This design comes from an exercise in tuning for small area on the open sky130 flow, not from production work. Only the layout flow was run in this run; the RTL was not checked for function there. No activity file was given, so power comes from the tool's default toggle rates.

Supply network:
The bar under the picture is 100 um long. Pins as bars on the die edge. Tap cells in grey.
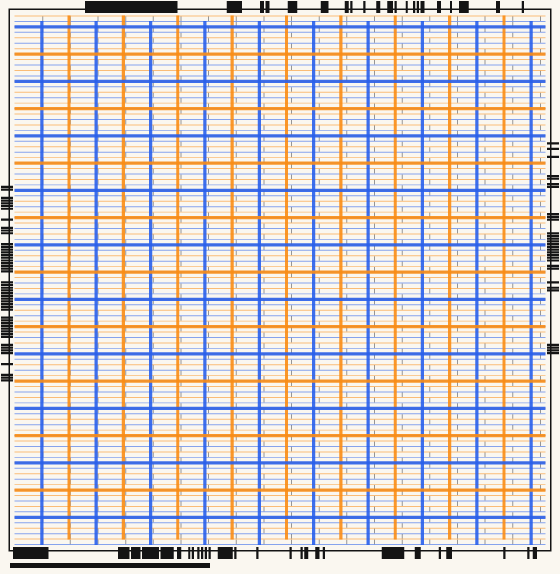
Cell classes on the final placement:
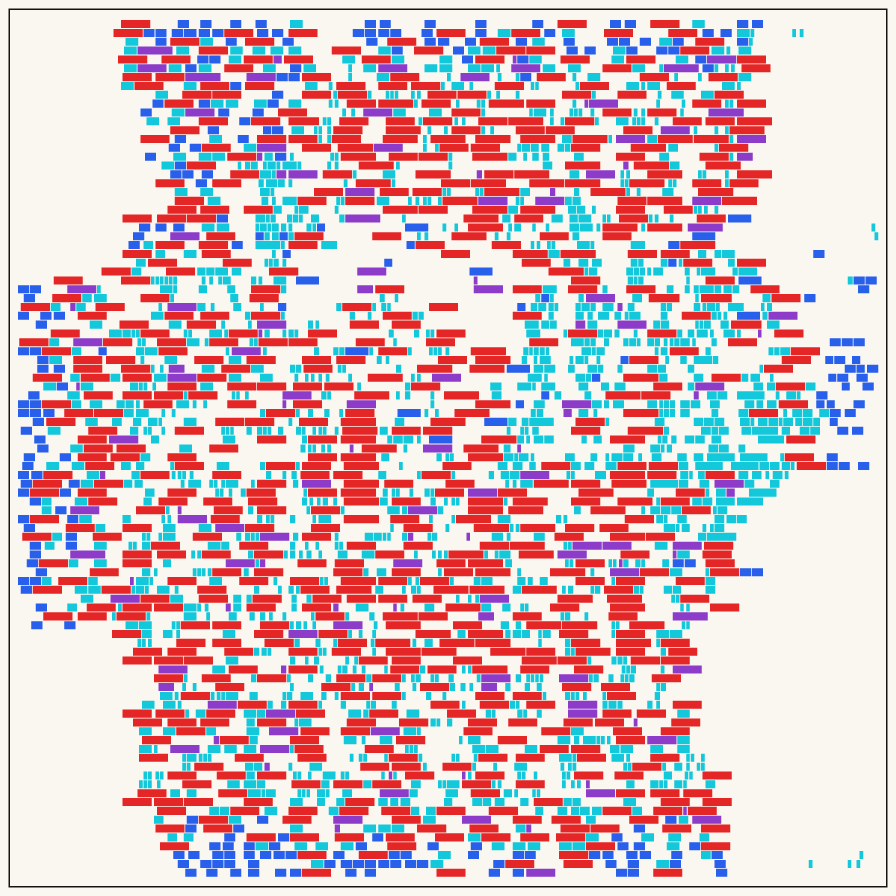
Clock distribution:
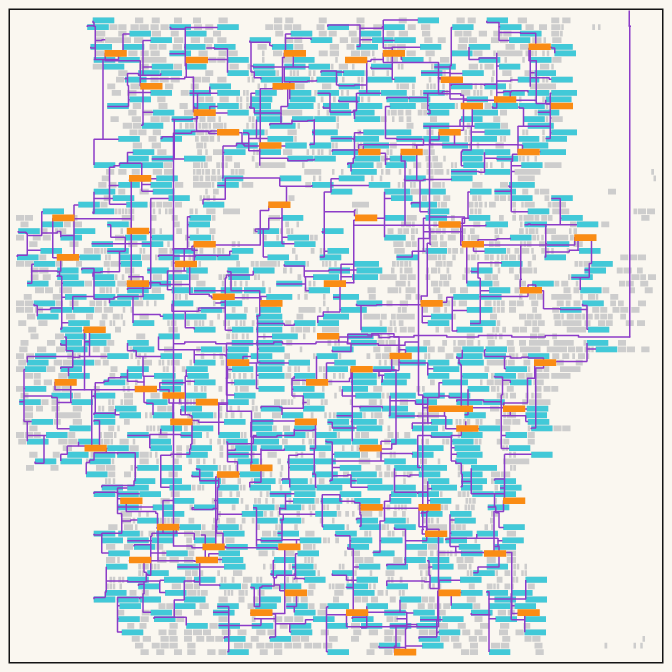
===== config.mk =====
export PLATFORM = sky130hd
export DESIGN_NAME = tilelink_ul_slave_top
export DESIGN_NICKNAME = tilelink_ul_slave_top
export VERILOG_FILES = /design/flow/design.v
export SDC_FILE = /design/flow/constraint.sdc
export NUM_CORES = 4
export LEC_CHECK = 0
export CAP_MARGIN = 20
export CORE_MARGIN = 2
export CORE_UTILIZATION = 40
export SLEW_MARGIN = 20

===== constraint.sdc =====
create_clock -name core_clock -period 4.0 [get_ports {clk}]
set_input_delay 0.8000 -clock core_clock [delete_from_list [all_inputs] [get_ports {clk}]]
set_output_delay 0.8000 -clock core_clock [all_outputs]
set_load 0.01 [all_outputs]

===== design.v =====
module xspi_sopi_controller (
    input  wire        clk,                    
    input  wire        rst_n,                  
    output reg         cs_n,                   
    output reg         sck,                    
    output reg [7:0]   io_out,                 
    input  wire [7:0]  io_in,                  
    output reg         io_oe,                  
    input  wire        start,                  
    input  wire [7:0]  command_in,             
    input  wire [47:0] address_in,             
    input  wire [63:0] wr_data_in,             
    input  wire        data_strobe,
    output reg [63:0]  rd_data,                
    output reg         done,                   
    output reg         crc_ca_match,
    output reg         crc_data_match,
    output reg         crc_ca_error,
    output reg         crc_data_error,
    input wire         crc_ca_error_slave,
    input wire         crc_data_error_slave
);
    reg [2:0] wait_cycles;       
    reg [7:0] command;           
    reg [47:0] address;          
    reg [63:0] wr_data;          
    reg [3:0] retransmit_cnt;    
    reg [3:0] state;             
    reg [3:0] next_state;        
    localparam Latency           = 3'd6;  
    localparam STATE_IDLE        = 4'd0;  
    localparam STATE_CMD         = 4'd1;  
    localparam STATE_ADDR        = 4'd2;  
    localparam STATE_SEND_CRC_CA = 4'd3;  
    localparam STATE_WR_DATA     = 4'd4;  
    localparam STATE_SEND_CRC_DATA = 4'd5;  
    localparam STATE_RD_DATA     = 4'd6;  
    localparam STATE_RECV_CRC_DATA = 4'd7;  
    localparam STATE_RECV_CRC_CA = 4'd8;  
    localparam STATE_FINISH      = 4'd9;  
    reg [3:0] byte_cnt;          
    reg [63:0] rdata_buf;        
    reg crc_ca_clear, crc_ca_enable;      
    wire [7:0] crc_ca_out;                
    reg [7:0] crc_ca_recv;                
    reg crc_data_clear, crc_data_enable;  
    wire [7:0] crc_data_out;              
    reg [7:0] crc_data_recv;              
    reg [7:0] data_for_crc;               
    crc8 crc_ca_inst (
        .clk(clk),
        .rst(!rst_n),
        .enable(crc_ca_enable),
        .clear(crc_ca_clear),
        .data_in(data_for_crc),
        .crc_out(crc_ca_out)
    );
    crc8 crc_data_inst (
        .clk(clk),
        .rst(!rst_n),
        .enable(crc_data_enable),
        .clear(crc_data_clear),
        .data_in(data_for_crc),
        .crc_out(crc_data_out)
    );
    always @(posedge clk or negedge rst_n) begin
        if (!rst_n)
            state <= STATE_IDLE;
        else
            state <= next_state;
    end
    always @(*) begin
        next_state = state;
        case (state)
            STATE_IDLE:
                if (start)
                    next_state = STATE_CMD;
            STATE_CMD:
                next_state = STATE_ADDR;
            STATE_ADDR:
                if (byte_cnt == 6)
                    next_state = STATE_SEND_CRC_CA;
            STATE_SEND_CRC_CA:
                next_state = (command == 8'hFF) ? STATE_RECV_CRC_CA : (command == 8'hA5) ? STATE_WR_DATA : STATE_FINISH;
            STATE_RECV_CRC_CA:
                next_state = (command == 8'hFF) ? STATE_RD_DATA : STATE_FINISH;
            STATE_WR_DATA:
                if (byte_cnt == 14)
                    next_state = STATE_SEND_CRC_DATA;
            STATE_SEND_CRC_DATA:
                next_state = STATE_FINISH;
            STATE_RD_DATA:
                if (byte_cnt == 15)
                    next_state = STATE_RECV_CRC_DATA;
            STATE_RECV_CRC_DATA:
                next_state = STATE_FINISH;
            STATE_FINISH:
                if ((crc_ca_error_slave == 1'b1 || crc_data_error_slave == 1'b1 || crc_data_error == 1'b1) && retransmit_cnt < 4'd3) begin
                    next_state = STATE_CMD;   
                end else begin
                    next_state = STATE_IDLE;
                end
            default:
                next_state = STATE_IDLE;
        endcase
    end
    always @(posedge clk or negedge rst_n) begin
        if (!rst_n) begin
            cs_n   <= 1'b1;
            sck    <= 1'b0;
            io_out <= 8'h00;
            io_oe  <= 1'b0;
            done   <= 1'b0;
            rd_data <= 64'h0;
            rdata_buf <= 64'h0;
            byte_cnt <= 4'd0;
            wait_cycles <= 3'd0;
            crc_ca_clear <= 1'b1;
            crc_ca_enable <= 1'b0;
            crc_data_clear <= 1'b1;
            crc_data_enable <= 1'b0;
            crc_ca_match <= 1'b0;
            crc_ca_error <= 1'b0;
            crc_data_match <= 1'b0;
            crc_data_error <= 1'b0;
            retransmit_cnt <= 0;
        end else begin
            crc_ca_enable <= 1'b0;
            crc_data_enable <= 1'b0;
            case (state)
                STATE_IDLE: begin
                    done   <= 1'b0;
                    cs_n   <= 1'b1;
                    sck    <= 1'b0;
                    io_oe  <= 1'b0;
                    byte_cnt <= 4'd0;
                    wait_cycles <= 0;
                    crc_ca_clear <= 1'b1;
                    crc_data_clear <= 1'b1;
                    crc_ca_match <= 1'b0;
                    crc_ca_error <= 1'b0;
                    crc_data_match <= 1'b0;
                    crc_data_error <= 1'b0;
                    retransmit_cnt <= 4'd0;
                    command<=command_in;
                    address<=address_in;
                    wr_data<=wr_data_in;
                end
                STATE_CMD: begin
                    cs_n   <= 1'b0;
                    io_oe  <= 1'b1;
                    io_out <= command;
                    byte_cnt <= 1;
                    crc_ca_clear <= 1'b0;
                    crc_ca_enable <= 1'b1;
                    data_for_crc <= command;
                end
                STATE_ADDR: begin
                    io_oe  <= 1'b1;
                    case (byte_cnt)
                        1: begin io_out <= address[47:40]; data_for_crc <= address[47:40]; end
                        2: begin io_out <= address[39:32]; data_for_crc <= address[39:32]; end
                        3: begin io_out <= address[31:24]; data_for_crc <= address[31:24]; end
                        4: begin io_out <= address[23:16]; data_for_crc <= address[23:16]; end
                        5: begin io_out <= address[15:8];  data_for_crc <= address[15:8];  end
                        6: begin io_out <= address[7:0];   data_for_crc <= address[7:0];   end
                    endcase
                  if (byte_cnt<=5)
                    crc_ca_enable <= 1'b1;
                  else crc_ca_enable <= 1'b0;
                    crc_ca_clear <= 1'b0;
                    byte_cnt <= byte_cnt + 1;
                end
                STATE_SEND_CRC_CA: begin
                    io_oe <= 1'b1;
                    io_out <= crc_ca_out;
                    crc_ca_enable <= 1'b0;
                end
                STATE_RECV_CRC_CA: begin
                    io_oe <= 1'b0;
                    crc_ca_recv <= io_in;
                    if (io_in == crc_ca_out) begin
                        crc_ca_match <= 1'b1;
                        crc_ca_error <= 1'b0;
                    end else begin
                        crc_ca_match <= 1'b0;
                        crc_ca_error <= 1'b1;
                    end
                end
                STATE_WR_DATA: begin
                    io_oe  <= 1'b1;
                    case (byte_cnt)
                        7: begin io_out <= wr_data[63:56]; data_for_crc <= wr_data[63:56]; end
                        8: begin io_out <= wr_data[55:48]; data_for_crc <= wr_data[55:48]; end
                        9: begin io_out <= wr_data[47:40]; data_for_crc <= wr_data[47:40]; end
                        10: begin io_out <= wr_data[39:32]; data_for_crc <= wr_data[39:32]; end
                        11: begin io_out <= wr_data[31:24]; data_for_crc <= wr_data[31:24]; end
                        12: begin io_out <= wr_data[23:16]; data_for_crc <= wr_data[23:16]; end
                        13: begin io_out <= wr_data[15:8];  data_for_crc <= wr_data[15:8];  end
                        14: begin io_out <= wr_data[7:0];   data_for_crc <= wr_data[7:0];   end
                    endcase
                  if (byte_cnt<=13)
                    crc_data_enable <= 1'b1;
                  else crc_data_enable <= 1'b0;
                    crc_data_clear <= 0;
                    byte_cnt <= byte_cnt + 1;
                end
                STATE_SEND_CRC_DATA: begin
                    crc_data_clear<=0;
                    io_oe <= 1'b1;
                    io_out <= crc_data_out;
                    crc_data_enable <= 1'b0;
                end
                STATE_RD_DATA: begin
                    crc_ca_match <= 1'b0;
                    io_oe <= 1'b0;
                    case (byte_cnt)
                        8: begin rdata_buf[63:56] <= io_in; data_for_crc <= io_in; end
                        9: begin rdata_buf[55:48] <= io_in; data_for_crc <= io_in; end
                        10: begin rdata_buf[47:40] <= io_in; data_for_crc <= io_in; end
                        11: begin rdata_buf[39:32] <= io_in; data_for_crc <= io_in; end
                        12: begin rdata_buf[31:24] <= io_in; data_for_crc <= io_in; end
                        13: begin rdata_buf[23:16] <= io_in; data_for_crc <= io_in; end
                        14: begin rdata_buf[15:8]  <= io_in; data_for_crc <= io_in; end
                        15: begin rdata_buf[7:0]   <= io_in; data_for_crc <= io_in; end
                    endcase
                  if (byte_cnt>=8 && byte_cnt<=14)
                        crc_data_enable <= 1'b1;
                  else crc_data_enable <= 1'b0;
                      crc_data_clear <= 0;
                  if (Latency-1 > wait_cycles) begin
                        wait_cycles <= wait_cycles +1;
                    end else begin
                        byte_cnt <= byte_cnt + 1;
                    end
                end
                STATE_RECV_CRC_DATA: begin
                    io_oe <= 1'b0;
                    crc_data_recv <= io_in;
                    if (io_in == crc_data_out) begin
                        crc_data_match <= 1'b1;
                        crc_data_error <= 1'b0;
                    end else begin
                        crc_data_match <= 1'b0;
                        crc_data_error <= 1'b1;
                    end
                end
                STATE_FINISH: begin
                    if ((crc_ca_error_slave == 1'b1 || crc_data_error_slave == 1'b1 || crc_data_error == 1'b1) && retransmit_cnt < 4'd3) begin
                        cs_n  <= 1'b1;   
                        io_oe <= 1'b0;
                        done  <= 1'b0;
                        byte_cnt <= 4'd0;
                        wait_cycles <= 3'd0;
                        retransmit_cnt <= retransmit_cnt + 1;   
                        crc_ca_clear <= 1'b1;
                        crc_data_clear <= 1'b1;
                        crc_ca_match <= 1'b0;
                        crc_ca_error <= 1'b0;
                        crc_data_match <= 1'b0;
                        crc_data_error <= 1'b0;
                    end else begin
                        crc_data_match <= 1'b0;
                        cs_n  <= 1'b1;
                        io_oe <= 1'b0;
                        done  <= 1'b1;
                        rd_data <= rdata_buf;
                    end
                end
            endcase
        end
    end
endmodule
module crc8 (
    input  wire       clk,      
    input  wire       rst,      
    input  wire       enable,   
    input  wire       clear,    
    input  wire [7:0] data_in,  
    output reg  [7:0] crc_out   
);
    parameter POLY = 8'h07;  
    wire [7:0] crc_in = crc_out ^ data_in;
    wire [7:0] stage0 = (crc_in[7]) ? (crc_in << 1) ^ POLY : (crc_in << 1);
    wire [7:0] stage1 = (stage0[7]) ? (stage0 << 1) ^ POLY : (stage0 << 1);
    wire [7:0] stage2 = (stage1[7]) ? (stage1 << 1) ^ POLY : (stage1 << 1);
    wire [7:0] stage3 = (stage2[7]) ? (stage2 << 1) ^ POLY : (stage2 << 1);
    wire [7:0] stage4 = (stage3[7]) ? (stage3 << 1) ^ POLY : (stage3 << 1);
    wire [7:0] stage5 = (stage4[7]) ? (stage4 << 1) ^ POLY : (stage4 << 1);
    wire [7:0] stage6 = (stage5[7]) ? (stage5 << 1) ^ POLY : (stage5 << 1);
    wire [7:0] crc_next = (stage6[7]) ? (stage6 << 1) ^ POLY : (stage6 << 1);
    always @(posedge clk or posedge rst) begin
        if (rst)
            crc_out <= 8'h00;
        else if (clear)
            crc_out <= 8'h00;
        else if (enable)
            crc_out <= crc_next;
    end
endmodule 
module tlul_spi_interconnect #(
    parameter TL_ADDR_WIDTH = 64,
    parameter TL_DATA_WIDTH = 64
)(
    input  wire                         clk,
    input  wire                         rst,
    input  wire                         enable,
    output reg                          a_ready,
    input  wire [2:0]                   a_opcode,
    input  wire [TL_ADDR_WIDTH-1:0]     a_address,
    input  wire [TL_DATA_WIDTH-1:0]     a_data,
    output wire                         valid,
    output wire [63:0]                  d_data,
    output reg                          spi_start,
    output wire [7:0]                   spi_cmd,
    output wire [47:0]                  spi_addr,
    output wire [63:0]                  spi_data,
    input  wire                         spi_done,
    input  wire                         data_end,
    input  wire [63:0]                  spi_resp
);
    reg [7:0]  cmd_reg;                   
    reg [63:0] addr_reg;                  
    reg [63:0] data_reg;                  
    reg        transaction_in_progress;   
    reg        response_ready;            
    assign spi_cmd  = cmd_reg;
    assign spi_addr = addr_reg[47:0];
    assign spi_data = data_reg[63:0];
    always @(posedge clk or posedge rst) begin
        if (rst) begin
            cmd_reg <= 8'h00;
            addr_reg <= 64'h0;
            data_reg <= 64'h0;
            spi_start <= 1'b0;
            transaction_in_progress <= 1'b0;
            response_ready <= 1'b0;
            a_ready <= 1'b0;
        end else begin
            spi_start <= 1'b0;  
            a_ready <= !transaction_in_progress;  
            if (enable && !transaction_in_progress) begin
                if (a_opcode == 3'd0) begin  
                    cmd_reg <= 8'hA5;  
                    addr_reg <= a_address;
                    data_reg <= a_data;
                    spi_start <= 1'b1;  
                    transaction_in_progress <= 1'b1;  
                end else if (a_opcode == 3'd4) begin  
                    cmd_reg <= 8'hFF;  
                    addr_reg <= a_address;
                    data_reg <= 64'd0;  
                    spi_start <= 1'b1;  
                    transaction_in_progress <= 1'b1;  
                end
            end
            if (spi_done && a_opcode == 3'd0) begin
                transaction_in_progress <= 1'b0;  
            end
            if (data_end && a_opcode == 3'd4) begin
                transaction_in_progress <= 1'b0;  
                response_ready <= 1'b1;  
            end
            if (response_ready) begin
                response_ready <= 1'b0;
            end
        end
    end
    assign valid = spi_done;
    assign d_data = (spi_done) ? spi_resp : 64'b0; 
endmodule
module top_tlul_spi (
    input  wire [63:0] a_data,
    input  wire [63:0] a_address,
    input  wire [2:0]  a_opcode,
    input  wire        enable,
    input  wire        rst,
    input  wire        clk,
    output wire [63:0] d_data,
    output wire        valid,
    output wire        a_ready,
    output wire        xspi_cs_n,
    output wire        xspi_sck,
    output wire [7:0]  xspi_io_out,
    output wire        xspi_io_oe,
    input  wire [7:0]  xspi_io_in,
    input  wire        xspi_ready,
    input  wire        xspi_crc_ca_error_slave,
    input  wire        xspi_crc_data_error_slave,
    output wire        xspi_crc_ca_match,
    output wire        xspi_crc_data_match,
    output wire        xspi_crc_ca_error,
    output wire        xspi_crc_data_error
);
    wire        spi_start;   
    wire [7:0]  spi_cmd;     
    wire [47:0] spi_addr;    
    wire [63:0] spi_data;    
    wire        spi_done;    
    wire        data_end;    
    wire [63:0] spi_resp;    
    tlul_spi_interconnect interconnect_inst (
        .clk(clk),
        .rst(rst),
        .enable(enable),
        .a_ready(a_ready),
        .a_opcode(a_opcode),
        .a_address(a_address),
        .a_data(a_data),
        .valid(valid),
        .d_data(d_data),
        .spi_start(spi_start),
        .spi_cmd(spi_cmd),
        .spi_addr(spi_addr),
        .spi_data(spi_data),
        .spi_done(spi_done),
        .data_end(data_end),
        .spi_resp(spi_resp)
    );
    assign data_end = xspi_ready;
    xspi_sopi_controller master (
        .clk(clk),
        .rst_n(!rst),
        .cs_n(xspi_cs_n),
        .sck(xspi_sck),
        .io_out(xspi_io_out),
        .io_in(xspi_io_in),
        .io_oe(xspi_io_oe),
        .start(spi_start),
        .command_in(spi_cmd),
        .address_in(spi_addr),
        .wr_data_in(spi_data),
        .data_strobe(1'b0),
        .rd_data(spi_resp),
        .done(spi_done),
        .crc_ca_match(xspi_crc_ca_match),
        .crc_data_match(xspi_crc_data_match),
        .crc_ca_error(xspi_crc_ca_error),
        .crc_data_error(xspi_crc_data_error),
        .crc_ca_error_slave(xspi_crc_ca_error_slave),
        .crc_data_error_slave(xspi_crc_data_error_slave)
    );
endmodule
module tilelink_ul_slave_top #( 
    parameter TL_ADDR_WIDTH      = 64,                     
    parameter TL_DATA_WIDTH      = 64,                     
    parameter TL_STRB_WIDTH      = TL_DATA_WIDTH / 8,      
    parameter TL_SOURCE_WIDTH    = 3,                      
    parameter TL_SINK_WIDTH      = 3,                      
    parameter TL_OPCODE_WIDTH    = 3,                      
    parameter TL_PARAM_WIDTH     = 3,                      
    parameter TL_SIZE_WIDTH      = 8,                      
    parameter PUT_FULL_DATA_A    = 3'd0,
    parameter PUT_PARTIAL_DATA_A = 3'd1,
    parameter ARITHMETIC_DATA_A  = 3'd2,
    parameter LOGICAL_DATA_A     = 3'd3,
    parameter GET_A              = 3'd4,
    parameter INTENT_A           = 3'd5,
    parameter ACQUIRE_BLOCK_A    = 3'd6,
    parameter ACQUIRE_PERM_A     = 3'd7,
    parameter ACCESS_ACK_D       = 3'd0,
    parameter ACCESS_ACK_DATA_D  = 3'd1,
    parameter HINT_ACK_D         = 3'd2,
    parameter GRANT_D            = 3'd4,
    parameter GRANT_DATA_D       = 3'd5,
    parameter RELEASE_ACK_D      = 3'd6,
    parameter REQUEST            = 2'd1,
    parameter RESPONSE           = 2'd2,
    parameter MEM_BASE_ADDR      = 64'h0000_0000_0000_0000,  
    parameter DEPTH              = 512                       
)(
    input  wire                         clk,
    input  wire                         rst,
    output wire                         a_ready,         
    input  wire                         a_valid,         
    input  wire [TL_OPCODE_WIDTH-1:0]   a_opcode,
    input  wire [TL_PARAM_WIDTH-1:0]    a_param,
    input  wire [TL_ADDR_WIDTH-1:0]     a_address,
    input  wire [TL_SIZE_WIDTH-1:0]     a_size,
    input  wire [TL_STRB_WIDTH-1:0]     a_mask,
    input  wire [TL_DATA_WIDTH-1:0]     a_data,
    input  wire [TL_SOURCE_WIDTH-1:0]   a_source,
    output reg                          d_valid,
    input  wire                         d_ready,         
    output reg [TL_OPCODE_WIDTH-1:0]   d_opcode,
    output reg [TL_PARAM_WIDTH-1:0]    d_param,
    output reg [TL_SIZE_WIDTH-1:0]     d_size,
    output reg [TL_SINK_WIDTH-1:0]     d_sink,
    output reg [TL_SOURCE_WIDTH-1:0]   d_source,
    output reg [TL_DATA_WIDTH-1:0]     d_data,
    output reg                          d_error,
    output wire        xspi_cs_n,
    output wire        xspi_sck,
    output wire [7:0]  xspi_io_out,
    output wire        xspi_io_oe,
    input  wire [7:0]  xspi_io_in,
    input  wire        xspi_ready,
    input  wire        xspi_crc_ca_error_slave,
    input  wire        xspi_crc_data_error_slave,
    output wire        xspi_crc_ca_match,
    output wire        xspi_crc_data_match,
    output wire        xspi_crc_ca_error,
    output wire        xspi_crc_data_error
);
    reg [1:0] slave_state;           
    wire in_request;                 
    wire in_response;                
    reg  [TL_ADDR_WIDTH-1:0] waddr;  
    reg                      wen,ren;  
    reg  [TL_DATA_WIDTH-1:0] wdata;  
    reg  [TL_ADDR_WIDTH-1:0] raddr;  
    wire [TL_DATA_WIDTH-1:0] rdata;  
    integer i,j;                     
    reg [TL_OPCODE_WIDTH-1:0]   a_opcode_reg;
    reg [TL_PARAM_WIDTH-1:0]    a_param_reg;
    reg [TL_ADDR_WIDTH-1:0]     a_address_reg;
    reg [TL_SIZE_WIDTH-1:0]     a_size_reg;
    reg [TL_STRB_WIDTH-1:0]     a_mask_reg;
    reg [TL_DATA_WIDTH-1:0]     a_data_reg;
    reg [TL_SOURCE_WIDTH-1:0]   a_source_reg;
    reg response_pending;            
    reg mem_enable;                  
    wire mem_acc_done;               
    wire mem_write_done;             
    wire tlul_spi_bridge_enable;     
    wire bridge_output_valid;        
    assign tlul_spi_bridge_enable = ren | wen;
    assign mem_acc_done = bridge_output_valid; 
    assign mem_write_done = bridge_output_valid;
    assign in_request  = (slave_state == REQUEST);
    assign in_response = (slave_state == RESPONSE);
    always @(posedge clk or posedge rst) begin
        if (rst) begin
            slave_state <= REQUEST;
        end
        else begin
            case (slave_state)
                REQUEST: begin
                    if (a_valid)
                        slave_state <= RESPONSE;
                    else
                        slave_state <= REQUEST;
                end
                RESPONSE: begin
                    if (d_ready & response_pending) begin
                        slave_state <= REQUEST; 
                    end else begin
                        slave_state <= RESPONSE;
                    end
                end
                default: slave_state <= REQUEST;
            endcase
        end
    end 
    assign a_ready = in_request;
    always @(posedge clk or posedge rst) begin
        if (rst) begin
            wen  <= 1'b0;
            waddr <= {TL_ADDR_WIDTH{1'b0}};
            wdata <= {TL_DATA_WIDTH{1'b0}};
            response_pending <= 0;
            mem_enable <= 0;
            ren  <= 1'b0;
            raddr <= {TL_ADDR_WIDTH{1'b0}};
            d_valid  <= 1'b0;
            d_opcode <= {TL_OPCODE_WIDTH{1'b0}};
            d_param  <= {TL_PARAM_WIDTH{1'b0}};
            d_size   <= {TL_SIZE_WIDTH{1'b0}};
            d_sink   <= {TL_SINK_WIDTH{1'b0}};
            d_source <= {TL_SOURCE_WIDTH{1'b0}};
            d_data   <= {TL_DATA_WIDTH{1'b0}};
            d_error  <= 1'b0;
        end else if (in_response) begin
            case (a_opcode_reg)
                PUT_FULL_DATA_A: begin
                    if (!mem_enable & !wen) begin
                        wen   <= 1'b1;
                        waddr <= a_address_reg;
                        wdata <= a_data_reg;
                        mem_enable <= 1'b1;
                        response_pending <= 1'b0;
                    end else begin
                        wen   <= 1'b0;
                        waddr <= {TL_ADDR_WIDTH{1'b0}};
                        wdata <= {TL_DATA_WIDTH{1'b0}};
                        mem_enable <= mem_enable;
                    end
                    if (mem_write_done && !response_pending) begin
                        response_pending <= 1'b1;
                        d_valid   <= 1'b1;
                        d_opcode  <= ACCESS_ACK_D; 
                        d_param   <= {TL_PARAM_WIDTH{1'b0}};
                        d_size    <= a_size_reg;
                        d_sink    <= {TL_SINK_WIDTH{1'b0}};
                        d_source  <= a_source_reg;
                        d_data    <= 0; 
                        d_error   <= 1'b0;
                    end else if (response_pending) begin
                        if(!d_ready) begin
                            d_valid   <= 1'b1;
                        end else begin
                            response_pending <= 1'b0;
                            mem_enable <= 0;
                            d_valid   <= 1'b0;
                        end                     
                    end else begin
                        d_valid   <= 1'b0;
                    end
                    ren <= 1'b0;
                end
                PUT_PARTIAL_DATA_A: begin
                    if (!mem_enable & !wen) begin
                        wen   <= 1'b1;
                        waddr <= a_address_reg;
                        for (i = 0; i < TL_STRB_WIDTH; i=i+1)
                            for (j = 0; j < 8; j=j+1) 
                                wdata[j + i*8] <= a_mask_reg[i] ? a_data_reg[j + i*8] : rdata[j + i*8];  
                        mem_enable <= 1'b1;
                        response_pending <= 1'b0;
                    end else begin
                        wen   <= 1'b0;
                    end
                    if (mem_write_done && !response_pending) begin
                        response_pending <= 1'b1;
                        d_valid   <= 1'b1;
                        d_opcode  <= ACCESS_ACK_D; 
                    end else if (response_pending && d_ready) begin
                        response_pending <= 1'b0;
                        mem_enable <= 0;
                        d_valid   <= 1'b0;
                    end
                    ren <= 1'b0;
                end
                GET_A: begin
                    if (!mem_enable & !ren) begin
                        ren  <= 1'b1;
                        raddr <= a_address_reg;
                        mem_enable <= 1'b1;
                        response_pending <= 1'b0;
                    end else begin
                        ren  <= 1'b0;
                    end
                    if (mem_acc_done && !response_pending) begin
                        response_pending <= 1'b1;
                        d_valid   <= 1'b1;
                        d_opcode  <= ACCESS_ACK_DATA_D; 
                        d_data    <= rdata; 
                    end else if (response_pending && d_ready) begin
                        response_pending <= 1'b0;
                        mem_enable <= 0;
                        d_valid   <= 1'b0;
                    end
                    wen <= 1'b0;
                end
                default: begin
                    wen <= 1'b0;
                    ren <= 1'b0;
                    mem_enable <= 0;
                    d_valid   <= 1'b0;
                end
            endcase
        end else begin
            wen <= 1'b0;
            ren <= 1'b0;
            mem_enable <= 0;
            d_valid   <= 1'b0;
        end
    end
    always @(posedge clk or posedge rst) begin
        if (rst) begin
            a_opcode_reg  <= {TL_OPCODE_WIDTH{1'b0}};
            a_param_reg   <= {TL_PARAM_WIDTH{1'b0}};
            a_address_reg <= {TL_ADDR_WIDTH{1'b0}};
            a_size_reg    <= {TL_SIZE_WIDTH{1'b0}};
            a_mask_reg    <= {TL_STRB_WIDTH{1'b0}};
            a_data_reg    <= {TL_DATA_WIDTH{1'b0}};
            a_source_reg  <= {TL_SOURCE_WIDTH{1'b0}};
        end else if (a_valid) begin
            a_opcode_reg  <= a_opcode;
            a_param_reg   <= a_param;
            a_address_reg <= a_address;
            a_size_reg    <= a_size;
            a_mask_reg    <= a_mask;
            a_data_reg    <= a_data;
            a_source_reg  <= a_source;
        end
    end
    top_tlul_spi u_top_tlul_spi (
        .clk      (clk),
        .rst      (rst),
        .enable   (tlul_spi_bridge_enable),
        .a_opcode (a_opcode_reg),
        .a_address(a_address_reg),
        .a_data   (wdata),
        .a_ready  (),
        .valid    (bridge_output_valid),
        .d_data   (rdata),
        .xspi_cs_n(xspi_cs_n),
        .xspi_sck(xspi_sck),
        .xspi_io_out(xspi_io_out),
        .xspi_io_oe(xspi_io_oe),
        .xspi_io_in(xspi_io_in),
        .xspi_ready(xspi_ready),
        .xspi_crc_ca_error_slave(xspi_crc_ca_error_slave),
        .xspi_crc_data_error_slave(xspi_crc_data_error_slave),
        .xspi_crc_ca_match(xspi_crc_ca_match),
        .xspi_crc_data_match(xspi_crc_data_match),
        .xspi_crc_ca_error(xspi_crc_ca_error),
        .xspi_crc_data_error(xspi_crc_data_error)
    );      
endmodule

===== run.sh =====
#!/bin/bash
# synth_recipe.tcl (not shown) runs the flow's synth.tcl, then flattens the netlist and writes it again
# the make line also repeats each setting of config.mk as NAME=value (left out here)
make -C /OpenROAD-flow-scripts/flow DESIGN_CONFIG=/design/flow/config.mk WORK_HOME=/design/flow/orfs CLKGATE_MAP_FILE= SYNTH_SCRIPT=/design/flow/synth_recipe.tcl finish

==> reports/results.ini <==
[sta]
max_slew_margin_pct=41.0
setup_tns_ns=0
drv_slew=0
skew_ns=0.0164
tightest_slew_ns=0.885

[yosys]
synth.area.top_cells=dfrtp_1 51%, edfxtp_1 13%, mux2_2 8.7%, nand2_1 7.7%, a22oi_1 2.4%
syn_inst=2343
ys.flop_type=dfrtp_1
synth_edf_count=122
synth_top_cell_by_area=dfrtp_1
netlist_area_sq_um=28200
synth_cell_type_count=79

[setup_path]
crit_fanout=18
crit_chain=inv_1 -> ha_1 -> buf_4 -> or2_1 -> o31ai_4 -> a2111oi_0 -> o32ai_1 -> a221o_1
r2r_start=u_top_tlul_spi.master.byte_cnt[0]

[clock_tree]
cts_setup_buffers=0
cts_buffer_depth=3
clkLatencyLatePin_ns=0.61

[finish]
fillCellCount=6272
layout_commonest_cell=nand2_1
layout.cells.non_filler=3548

[global_route]
grtUsageTotal_pct=20.4
grt_pass1_wl_mm=116

[power]
total_power_mw=21.6

[floorplan]
die_y_um=270
die_w_um=270

[placement]
gp_congestion=0.907
post-dp-hpwl_mm=49.0
pre_cts_ws_ns=1.03

[min_path]
hp-class=flip-flop to flip-flop

[status]
status=timing/DRC/antenna clean

[detailed_routing]
post-route-drc-count=0
drt_iter0_drc=1720
wirelength_mm=74.0
postRouteAntennaNets=0

-- 'supply network' (at the start) --
| net | colour |
|---|---|
| VSS | blue |
| VDD | orange |
rows: 97
tap cells: 940
met5 straps: 19
met4 straps: 19

-- 'cell classes on the final placement' (at the start) --
| class | colour | cells | share of their area |
|---|---|---|---|
| other buffers and delay cells | blue | 276 | 8.6% |
| clock drivers and dummy loads | purple | 135 | 7.5% |
| all other logic | cyan | 1500 | 29% |
| flip-flops | red | 697 | 55% |

-- 'clock distribution' (at the start) --
[flip-flops] cyan | count: 697
[cells driving clock nets] orange | count: 74
[clock wires] purple | length: 8590 um
routed clock nets: 75

where the power goes:
group	switching, mW	internal (mW)	total (mW)
clock	2.82	4.19	7.01
sequential	1.22	8.99	10.2
combinational	2.38	2.02	4.39
total	6.42	15.2	21.6
layer usage:
layer	track usage, %	vias up	wire length, um
met5	0	-	0
met4	6.48	0	1850
met2	31.3	535	34200
met3	2.93	123	3720
met1	29.9	9705	34300
li1	-	8602	-
cells by family (layout without fill, tap and decap cells):
logic type / count (synthesis) / count (layout) / synth area share, %
AO/OA/AOI/OAI: 387 / 387 / 9.97
XOR/XNOR: 66 / 66 / 2.65
adder cells (fa/ha/maj): 9 / 9 / 0.399
buffers and inverters: 177 / 433 / 2.56
flip-flops: 697 / 697 / 64.0
multiplexers: 225 / 225 / 8.96
other: 1 / 10 / 0.0133
AND/OR/NAND/NOR: 781 / 781 / 11.4
layout make-up:
type	instances	area [sq um]	share of cell area, %
sequential	697	18100	52.9
timing repair buffer	276	2820	8.27
multi-input combinational	1478	9520	27.9
tap	940	1180	3.45
clock inverter	37	392	1.15
inverter	22	87.6	0.257
clock buffer	98	2090	6.11

-- port drivers added, routing unchanged --
The results above use ideal ports. As a check the final layout listed here was re-extracted and re-timed, cells and wires unchanged.
Step 1 assumes that a clkbuf_16 drives the clock port and a buf_2 every other input.
Step 2 adds t to the input delays and takes it off the output delays; t is the mean of the earliest and latest rising clock arrival at the registers after step 1. Input paths then give back, and output paths get back, about the clock's delay inside the block.
a / b / c = ideal / step 1 / step 2; a / b = the first two.
shift t [ns]: 0.671
setup slack, ns: 0.968 / 0.968 / 0.968
hold slack, ns: 0.435 / 0.435 / 0.435
worst slew at a driven data input, ns: 0.08
pins driven straight from the clock port: 1
After both steps setup and hold are still met in this run. For this run, drivers alone change the setup slack by 0.000 ns; drivers and shift together by 0.000 ns.
